Background: an optimization exercise with open tools, aiming at small area. Do not read the settings as production practice. The RTL was checked by simulation tests, not by an equivalence proof against the original design. Some runs may be left out. An edit can pass the tests and still lose a function that they never use.

--- flow/design.v: outline only ---
// module exponent_multiplier: 140 lines
// module rom_e: 1663 lines
module exponent_multiplier (
    i_clk, i_rst_n,
    i_load, i_start, i_select,
    i_A, i_B,
    o_done, led_select, o_P,
    seg_i_A_ten, seg_i_A_unit,
    seg_i_B_ten, seg_i_B_unit,
    seg_o_P_thousand, seg_o_P_hundred, seg_o_P_ten, seg_o_P_unit
);
  // ...
==> flow/flow/run.sh <==
#!/bin/bash
# Standard synthesis, then the combinational logic between the standard
# synthesis's registers is re-mapped by ABC for area (registers, their names
# and cell types are kept), then the standard flow from floorplan to finish.
set -euo pipefail
W=$(pwd)
R=$W/orfs/results/$FLOW_PLATFORM/exponent_multiplier/base
YOSYS=$FLOW_HOME/../tools/install/yosys/bin/yosys
bash standard.sh "$R/1_2_yosys.v" > "$W/1_standard_synth.log" 2>&1
cp "$R/1_2_yosys.v" "$W/1_2_yosys.standard.v"
# ABC runs with different random seeds (four at a time); the smallest is kept
reopt() {
  sed "s/SEED/$1/" "$W/flow/area.abc" > "$W/area$1.abc"
  LIBFILE=$FLOW_HOME/platforms/$FLOW_PLATFORM/lib/sky130_fd_sc_hd__tt_025C_1v80.lib \
  IN_V=$W/1_2_yosys.standard.v OUT_V=$W/1_2_yosys.reopt$1.v \
  ABC_SCRIPT=$W/area$1.abc ABC_CONSTR=$W/flow/abc.constr STAT_OUT=$W/reopt_stat$1.txt \
    "$YOSYS" -c "$W/flow/reopt.tcl" > "$W/2_reopt$1.log" 2>&1
}
SEEDS="0 1 2 3 4 5 6 8"
n=0
for s in $SEEDS; do
  reopt $s &
  n=$((n + 1))
  if (( n % 4 == 0 )); then wait; fi
done
wait
best=$(for s in $SEEDS; do
  a=$(awk '/Chip area/ {print $NF}' "$W/reopt_stat$s.txt" 2>/dev/null || true)
  [[ -n "$a" ]] && echo "$a $s"
done | sort -g | head -1 | awk '{print $2}')
grep -H "Chip area" "$W"/reopt_stat*.txt > "$W/2_reopt_choice.log" || true
echo "kept ABC run $best" >> "$W/2_reopt_choice.log"
cp "$W/1_2_yosys.reopt$best.v" "$R/1_2_yosys.v"
rm -f "$R/1_synth.odb" "$R/1_synth.sdc"
# Port buffers: the smallest buffer. Clock tree: clkbuf_4 buffers, no dummy loads.
bash standard.sh "BUFFER_PORTS_ARGS=-buffer_cell sky130_fd_sc_hd__buf_1" \
  "CTS_ARGS=-sink_clustering_enable -repair_clock_nets -dont_use_dummy_load -buf_list sky130_fd_sc_hd__clkbuf_4 -root_buf sky130_fd_sc_hd__clkbuf_4" \
  finish > "$W/3_standard_finish.log" 2>&1
==> flow/flow/abc.constr <==
set_driving_cell sky130_fd_sc_hd__buf_1
set_load 5
==> flow/flow/area.abc <==
strash; dc2; &get -n; &deepsyn -T 120 -S SEED; &put; dch -f; amap; topo; dnsize
==> flow/flow/reopt.tcl <==
# Re-optimise the combinational logic of the standard synthesis netlist.
# Registers (and tie cells) stay the same instances with the same names.
set lib $::env(LIBFILE)
yosys read_liberty -ignore_miss_func $lib
yosys read_verilog $::env(IN_V)
yosys hierarchy -top exponent_multiplier
yosys select -module exponent_multiplier
yosys select -clear
foreach pat {sky130_fd_sc_hd__df* sky130_fd_sc_hd__edf* sky130_fd_sc_hd__sdf* sky130_fd_sc_hd__conb_1} {
  yosys setattr -mod -set keep_hierarchy 1 $pat
}
yosys flatten
yosys opt_clean -purge
yosys stat
yosys opt -purge
yosys abc -script $::env(ABC_SCRIPT) -liberty $lib -dont_use *probe* -dont_use *lpflow* -dont_use *clkbuf* -dont_use *clkinv* -dont_use *dly* -dont_use *ha_* -dont_use *fa_* -dont_use *fah* -constr $::env(ABC_CONSTR) -D 50000 exponent_multiplier
yosys opt_clean -purge
yosys hilomap -singleton -hicell sky130_fd_sc_hd__conb_1 HI -locell sky130_fd_sc_hd__conb_1 LO exponent_multiplier
yosys splitnets
yosys opt_clean -purge
yosys tee -o $::env(STAT_OUT) stat -liberty $lib exponent_multiplier
yosys select exponent_multiplier
yosys write_verilog -noattr -noexpr -nohex -nodec -selected $::env(OUT_V)
==> flow/standard.sh <==
#!/bin/bash
# synth_recipe.tcl (not shown) runs the flow's synth.tcl, then flattens the netlist and writes it again
# the make line also repeats each setting of config.mk as NAME=value (left out here)
make -C /OpenROAD-flow-scripts/flow DESIGN_CONFIG=/design/flow/config.mk WORK_HOME=/design/flow/orfs CLKGATE_MAP_FILE= SYNTH_SCRIPT=/design/flow/synth_recipe.tcl "${@:-finish}"
==> flow/config.mk <==
export PLATFORM = sky130hd
export DESIGN_NAME = exponent_multiplier
export DESIGN_NICKNAME = exponent_multiplier
export VERILOG_FILES = /design/flow/design.v
export SDC_FILE = /design/flow/constraint.sdc
export NUM_CORES = 4
export LEC_CHECK = 0
export ABC_AREA = 1
export ABC_CLOCK_PERIOD_IN_PS = 50000
export CAP_MARGIN = 20
export CORE_MARGIN = 2
export CORE_UTILIZATION = 30
export GPL_TIMING_DRIVEN = 0
export PLACE_DENSITY = 0.5
export SLEW_MARGIN = 20
==> flow/constraint.sdc <==
create_clock -name core_clock -period 50.0 [get_ports {i_clk}]
set_input_delay 10.0000 -clock core_clock [delete_from_list [all_inputs] [get_ports {i_clk}]]
set_output_delay 10.0000 -clock core_clock [all_outputs]
set_load 0.01 [all_outputs]
Run 1, clock wiring as the flow saved it:
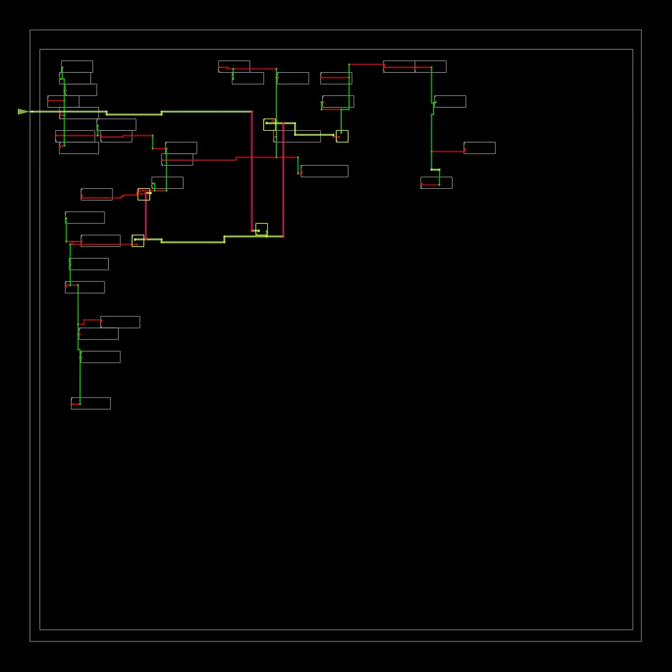
clock buffer instance count of the final layout: 5
seq_cells: 33

Run 1, signal wires on met3:
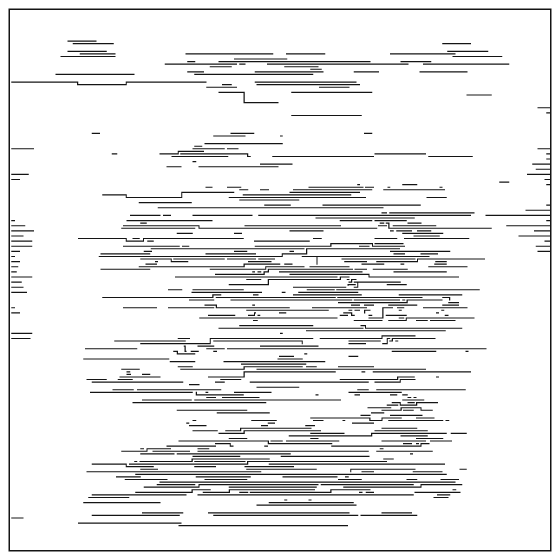
main direction: horizontal
longest straight run: 82.3 um
nets with wire on the layer: 273

Run 1, wire density map:
Bar = 50 um. 29 x 29 tiles, from dark blue (low) to red (high), scaled to the fullest tile. Values are wire area over tile area, all layers added.
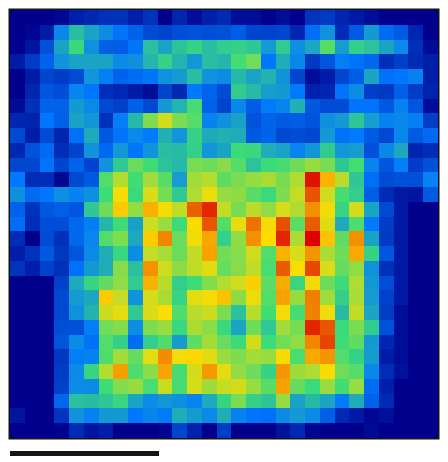
densest ninth of the die: center
tiles over half the peak: 30%
nearly empty tiles: 12%
fullest tile: 1.0
mean over tiles: 0.35

Run 1, local utilization:
14 x 14 tiles, from dark blue (low) to red (high), 0 to 100% covered.
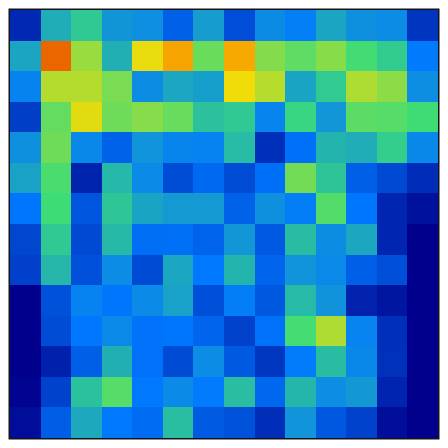
nearly empty tiles: 5.6%
mean over tiles: 31%
fullest tile: 88%
tiles over 75% full: 1.5%

==> qor.tcl, run 1 <==
set qor(grt_setup_unrepaired) {false}
set qor(cp_data_required_time_ns) 40.00
set qor(grt_overflow) 0
set qor(clk_latency_ns) 0.36
set qor(grtUsageMet3_pct) 11.44
set qor(groute.layer.met1.usage_pct) 54.59
set qor(cts_setup_buffers) 0
set qor(die_width_um) 143.2
set qor(max-slew-margin-rel_pct) 12.70
set qor(grt_start_max_net_pins) 46
set qor(synthesis.instances) 1053
set qor(count_of_non_cts_buffers_in_the_layout) 98
set qor(start_util_pct) 30.78
set qor(critical-path-top-delay-family) {compound AO/OA/AOI/OAI gates}
set qor(grt-busiest-layer) {met1}
set qor(clock_cell_area_share_pct) 0.5678
set qor(critPathKind) {reg2out}
set qor(route.antenna.remaining_nets) 0
set qor(die_height_um) 143.2
set qor(place_area_sq_um) 6556
set qor(met2_length_um) 15930
set qor(grt_usage_pct) 38.62
set qor(synth.avg_cell_area_sq_um) 5.523
set qor(finalWirelength_um) 40900
set qor(multiInputGateArea_sq_um) 4547
set qor(initial_antenna_violation_count) 0
set qor(synth.cell_area_sq_um) 5816
set qor(sh_seq_area_pct) 11.20
set qor(crit_path_start_kind) {register}
set qor(detail_route.drc_violations) 0
set qor(antenna_cells) 1
set qor(final_max_slew_viol_count) 0
set qor(status) {no timing/DRC/antenna violations}
set qor(multi_input_area_share_pct) 68.77
set qor(r2r_setup_slack_ns) 34.57
set qor(cts-hold-fix-buffers) 0
set qor(synth.yosys.warnings) 1
set qor(sequential_cell_area_sq_um) 740.7
set qor(wire_per_inst_um) 28.78
set qor(largestClassByArea) {multi-input gates}
set qor(drt_pre_antenna_iters) 7
set qor(cts_made_buffers) 5
set qor(fin_hold_ws_ns) 0.4596
set qor(worst_slew_pin_slew_ns) 1.276
set qor(stage_delay_of_the_slowest_cell_on_the_critical_path_ns) 1.04
set qor(area_delta_synth_final_pct) 13.68
set qor(critical_path_buf_inv_count) 6
set qor(clockRootBuffer) {sky130_fd_sc_hd__clkbuf_4}
set qor(routed_via_density) 6.607
set qor(layout.filler_cells) 2253
set qor(area_of_the_core_sq_um) 18890
set qor(grt_pass1_vias) 8180
set qor(place_worst_setup_slack_ns) 28.31
set qor(buf_share_pct) 5.980
set qor(ctsHtreeMaxLevel) 2
set qor(tritoncts) {built}
set qor(globalRouteMet2Util_pct) 52.78
set qor(worst-path-stages) 35
set qor(cp-end-kind) {output pin}
set qor(drtIter0Drc) 1495
set qor(placement_rows) 50
set qor(max_cap_violations) 0
set qor(io_buffer_count) 94
set qor(worst_path_most_repeated_cell) {sky130_fd_sc_hd__nor2_1}
set qor(placed_cells) 1414
set qor(drive_above_1_share_pct) 1.121
set qor(clock_sinks) 33
Run 1, logic cells by family:
Bar = 50 um.
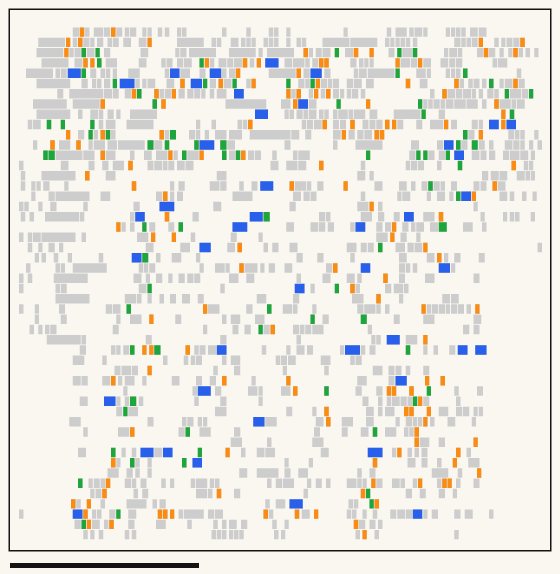

--- run 2: outline of the changes from run 1 ---
flow/design.v: 1803 -> 1791 lines; modules unchanged: 1
  rom_e: edited, 1663 -> 1651 lines
Run 2, logic cells by family:
Bar = 50 um.
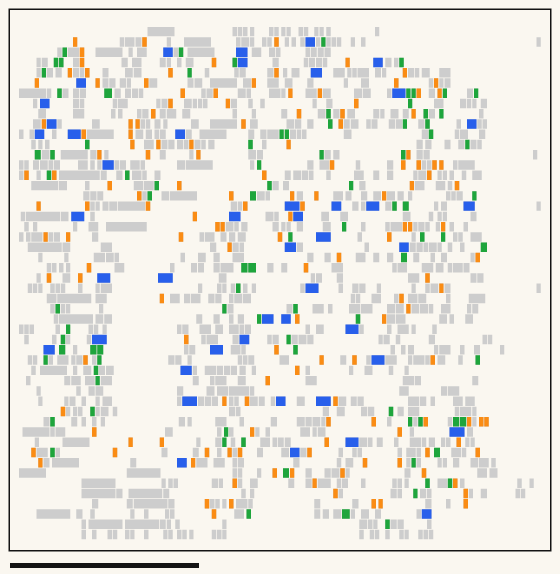
[green] nand cells | cells: 89 | where: all over the die
[orange] inv cells | cells: 147 | where: all over the die
[blue] non-inverting ao/oa cells | cells: 45 | where: all over the die

==> run 2 against run 1 <==
Still clean on timing, DRC and antenna. Worst setup slack improved by 1.8 ns. Global-route usage decreased by 3.1 points. Final cell count is essentially flat. Clock skew is 0.0016 ns higher. Utilization decreased by 0.14 points. Critical path depth decreased by 3. Critical endpoint unchanged.
==> qor.tcl, run 2 <==
set qor(sequential_cell_area_sq_um) 740.7 ;# unchanged
set qor(io_buffer_count) 94 ;# unchanged
set qor(multiInputGateArea_sq_um) 4546 ;# about the same
set qor(drtIter0Drc) 1342 ;# -10%
set qor(status) {no timing/DRC/antenna violations}
set qor(grt_pass1_vias) 8411 ;# +2.8%
set qor(max-slew-margin-rel_pct) 15.43 ;# +2.7 points
set qor(final_max_slew_viol_count) 0 ;# unchanged
set qor(crit_path_start_kind) {register}
set qor(synthesis.instances) 1057 ;# +0.38%
set qor(met2_length_um) 14730 ;# -7.5%
set qor(stage_delay_of_the_slowest_cell_on_the_critical_path_ns) 0.94 ;# -0.10 ns
set qor(layout.filler_cells) 2201 ;# -2.3%
set qor(cts-hold-fix-buffers) 0 ;# unchanged
set qor(area_delta_synth_final_pct) 13.08
set qor(ctsHtreeMaxLevel) 2 ;# unchanged
set qor(placement_rows) 50 ;# unchanged
set qor(clock_cell_area_share_pct) 0.5719 ;# +0.0041 points
set qor(clk_latency_ns) 0.36 ;# about the same
set qor(tritoncts) {built}
set qor(groute.layer.met1.usage_pct) 46.50 ;# -8.1 points
set qor(drive_above_1_share_pct) 0.8613 ;# -0.26 points
set qor(worst_slew_pin_slew_ns) 1.251 ;# -0.02557 ns
set qor(grtUsageMet3_pct) 11.37 ;# -0.067 points
set qor(multi_input_area_share_pct) 69.25 ;# +0.48 points
set qor(clock_sinks) 33 ;# unchanged
set qor(buf_share_pct) 5.490 ;# -0.49 points
set qor(drt_pre_antenna_iters) 8 ;# +1
set qor(synth.avg_cell_area_sq_um) 5.491 ;# -0.57%
set qor(place_worst_setup_slack_ns) 29.68 ;# +1.372 ns
set qor(globalRouteMet2Util_pct) 51.25 ;# -1.5 points
set qor(critical-path-top-delay-family) {compound AO/OA/AOI/OAI gates}
set qor(finalWirelength_um) 36970 ;# -9.6%
set qor(worst-path-stages) 32 ;# -8.6%
set qor(grt_overflow) 0 ;# unchanged
set qor(sh_seq_area_pct) 11.28 ;# +0.081 points
set qor(layout.sequential_cells) 33 ;# unchanged
set qor(antenna_cells) 1 ;# unchanged
Run 2, wire density map:
Bar = 50 um. 29 x 29 tiles, from dark blue (low) to red (high), scaled to the fullest tile. Values are wire area over tile area, all layers added.
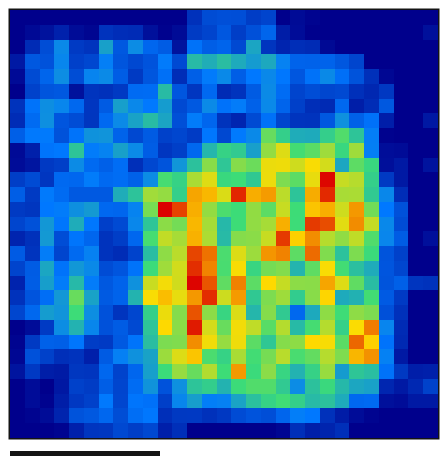
tiles over half the peak: 24%
mean over tiles: 0.33
fullest tile: 1.1

Run 2, signal wires on met3:
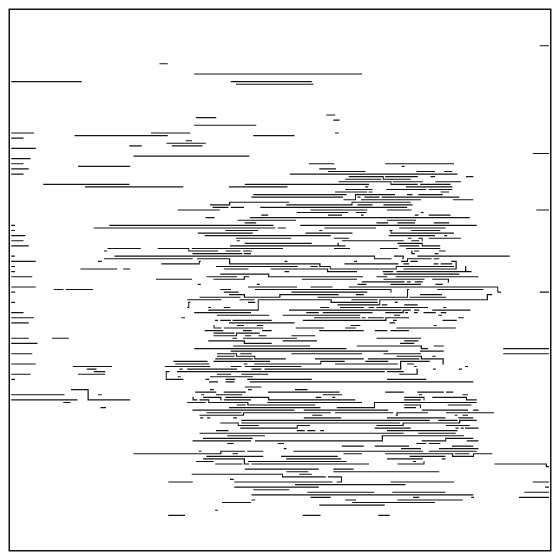

## Run 3: what changed since run 2
--- a/flow/flow/run.sh
+++ b/flow/flow/run.sh
@@ -32,7 +32,7 @@
 echo "kept ABC run $best" >> "$W/2_reopt_choice.log"
 cp "$W/1_2_yosys.reopt$best.v" "$R/1_2_yosys.v"
 rm -f "$R/1_synth.odb" "$R/1_synth.sdc"
-# Port buffers: the smallest buffer. Clock tree: clkbuf_4 buffers, no dummy loads.
+# Port buffers: the smallest buffer. Clock tree: clkbuf_8 buffers, no dummy loads.
 bash standard.sh "BUFFER_PORTS_ARGS=-buffer_cell sky130_fd_sc_hd__buf_1" \
-  "CTS_ARGS=-sink_clustering_enable -repair_clock_nets -dont_use_dummy_load -buf_list sky130_fd_sc_hd__clkbuf_4 -root_buf sky130_fd_sc_hd__clkbuf_4" \
+  "CTS_ARGS=-sink_clustering_enable -repair_clock_nets -dont_use_dummy_load -buf_list sky130_fd_sc_hd__clkbuf_8 -root_buf sky130_fd_sc_hd__clkbuf_8" \
   finish > "$W/3_standard_finish.log" 2>&1
Run 3, signal wires on met3:
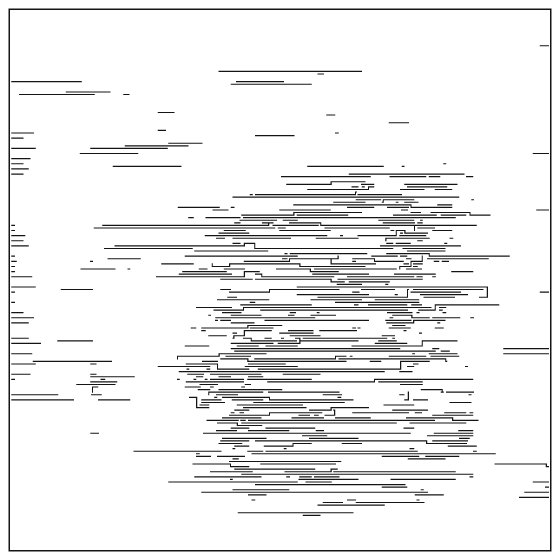
main direction: horizontal
wire length on this layer: 4860 um

Run 3, local utilization:
14 x 14 tiles, from dark blue (low) to red (high), 0 to 100% covered.
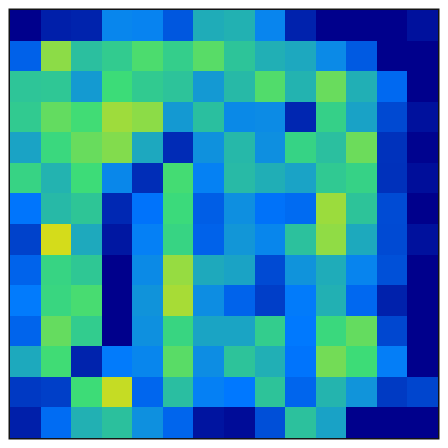
mean over tiles: 31%
emptiest ninth of the die: north-east
nearly empty tiles: 9.7%
densest ninth of the die: north-west
fullest tile: 70%

==> run 3 against run 2 <==
Hold slack worse by 0.0061 ns. Sequential share of layout area about the same. Clock skew down 0.014 ns. Largest cell class unchanged.
==> qor.tcl, run 3 <==
set qor(clock_sinks) 33 ;# unchanged
set qor(synthesis.instances) 1057 ;# unchanged
set qor(synth.yosys.warnings) 1
set qor(setup_viol) 0
set qor(clockRootBuffer) {sky130_fd_sc_hd__clkbuf_8}
set qor(dieArea_sq_um) 20480
set qor(antenna_cells) 0 ;# -1
set qor(grt_overflow) 0 ;# unchanged
set qor(mostFrequentLayoutCells) {sky130_fd_sc_hd__nor2_1, sky130_fd_sc_hd__inv_1, sky130_fd_sc_hd__o21ai_0, sky130_fd_sc_hd__buf_1, sky130_fd_sc_hd__a21oi_1}
set qor(multiInputGateArea_sq_um) 4546 ;# unchanged
set qor(grt_usage_pct) 35.52
set qor(synth.avg_cell_area_sq_um) 5.491 ;# unchanged
set qor(synth.cell_area_sq_um) 5804
set qor(globalRouteMet2Util_pct) 51.10 ;# -0.15 points
set qor(critical_path_buf_inv_count) 6
set qor(placement_rows) 50 ;# unchanged
set qor(skew_ns) 0.01380
set qor(tritoncts) {built}
set qor(cts-hold-fix-buffers) 0 ;# unchanged
set qor(start_util_pct) 30.82
set qor(met2_length_um) 14850 ;# +0.79%
set qor(postLayoutCoreUtil_pct) 35.01
set qor(drive_above_1_share_pct) 0.8613 ;# unchanged
set qor(critical-path-top-delay-family) {compound AO/OA/AOI/OAI gates}
set qor(worst_slew_pin_slew_ns) 1.215 ;# -0.03542 ns
set qor(wire_per_inst_um) 26.04
set qor(layout.sequential_cells) 33 ;# unchanged
set qor(stage_delay_of_the_slowest_cell_on_the_critical_path_ns) 0.96 ;# +0.02 ns
set qor(sequential_cell_area_sq_um) 740.7 ;# unchanged
set qor(status) {no timing/DRC/antenna violations}
set qor(place_area_sq_um) 6524
set qor(drtIter0Drc) 1347 ;# +0.37%
set qor(arrival_ns) 11.64
set qor(largestClassByArea) {multi-input gates}
set qor(nNonClkInverters) 147
set qor(multi_input_gates) 881
set qor(critical-path-slowest-cell) {sky130_fd_sc_hd__dfrtp_1}
set qor(sh_seq_area_pct) 11.24 ;# -0.049 points
set qor(crit_path_start_kind) {register}
set qor(r2r_setup_slack_ns) 36.23
set qor(max_cap_violations) 0
set qor(route.antenna.remaining_nets) 0
set qor(worst-path-stages) 32 ;# unchanged
set qor(cts_setup_buffers) 0
set qor(clock_cell_area_share_pct) 1.044 ;# +0.47 points
set qor(area_of_the_core_sq_um) 18830
set qor(routed_via_density) 6.418
set qor(clk_latency_ns) 0.30 ;# -0.06 ns
set qor(io_buffer_count) 94 ;# unchanged
set qor(largest_register_ff_count) 16
set qor(timing_hold_violations_final) 0
set qor(drt_pre_antenna_iters) 7 ;# -1
set qor(ctsHtreeMaxLevel) 2 ;# unchanged
set qor(design.final.nets) 1176
set qor(finalWeightedCongestion) 1.123
set qor(fin_setup_tns_ns) 0
set qor(reg2reg_depth) 40
set qor(cp_data_required_time_ns) 40.00
set qor(detailroute.via_count) 9120
set qor(clk_pin_slew_worst_paths_ns) 0.07
set qor(max-slew-margin-rel_pct) 18.88 ;# +3.4 points
set qor(post-route-cell-area_sq_um) 6593
set qor(finalWirelength_um) 37010 ;# about the same
set qor(buf_share_pct) 5.466 ;# -0.024 points
set qor(count_of_non_cts_buffers_in_the_layout) 95
set qor(cts-root-to-sink-buffers) 2
set qor(post-route-period-util_pct) 43.29
set qor(layout.filler_cells) 2196 ;# -0.23%
set qor(ios) 101
set qor(place_worst_setup_slack_ns) 29.68 ;# unchanged
set qor(grt_pass1_vias) 8405 ;# -0.071%
set qor(final_max_slew_viol_count) 0 ;# unchanged
set qor(area_delta_synth_final_pct) 13.58
set qor(groute.layer.met1.usage_pct) 46.42 ;# -0.081 points
set qor(initial_antenna_violation_count) 3
set qor(cts_made_buffers) 5
set qor(final_critical_path_required_period_ns) 21.64
set qor(grtUsageMet3_pct) 11.57 ;# +0.20 points
set qor(critPathKind) {reg2out}
set qor(die_width_um) 143.1
set qor(multi_input_area_share_pct) 68.95 ;# -0.30 points
set qor(detail_route.drc_violations) 0
set qor(cp-end-kind) {output pin}

[port drivers added, routing unchanged]
No port has a modelled driver above. Below, the same layouts with a new extraction and two added sets of constraints.
Step 1 sets driving cells, clkbuf_16 on the clock port and buf_2 on the other inputs (assumed; they add their load-dependent delay and slew).
Step 2 also shifts input and output timing later by t, the mid clock arrival at the registers, as if the neighbouring blocks saw the same clock.
Three values: ideal, step 1, step 2; two values: the first two.
run	shift t [ns]	setup WS [ns]	hold slack, ns	worst setup path at the end	clock arrival spread, ns
run 1	0.375	26.555 / 26.525 / 26.900	0.460 / 0.460 / 0.460	register to output	0.026 / 0.026
run 2	0.377	28.361 / 28.332 / 28.709	0.466 / 0.466 / 0.466	register to output	0.028 / 0.028
run 3	0.321	28.357 / 28.326 / 28.647	0.460 / 0.460 / 0.460	register to output	0.014 / 0.014
After both steps every run listed still meets setup and hold.
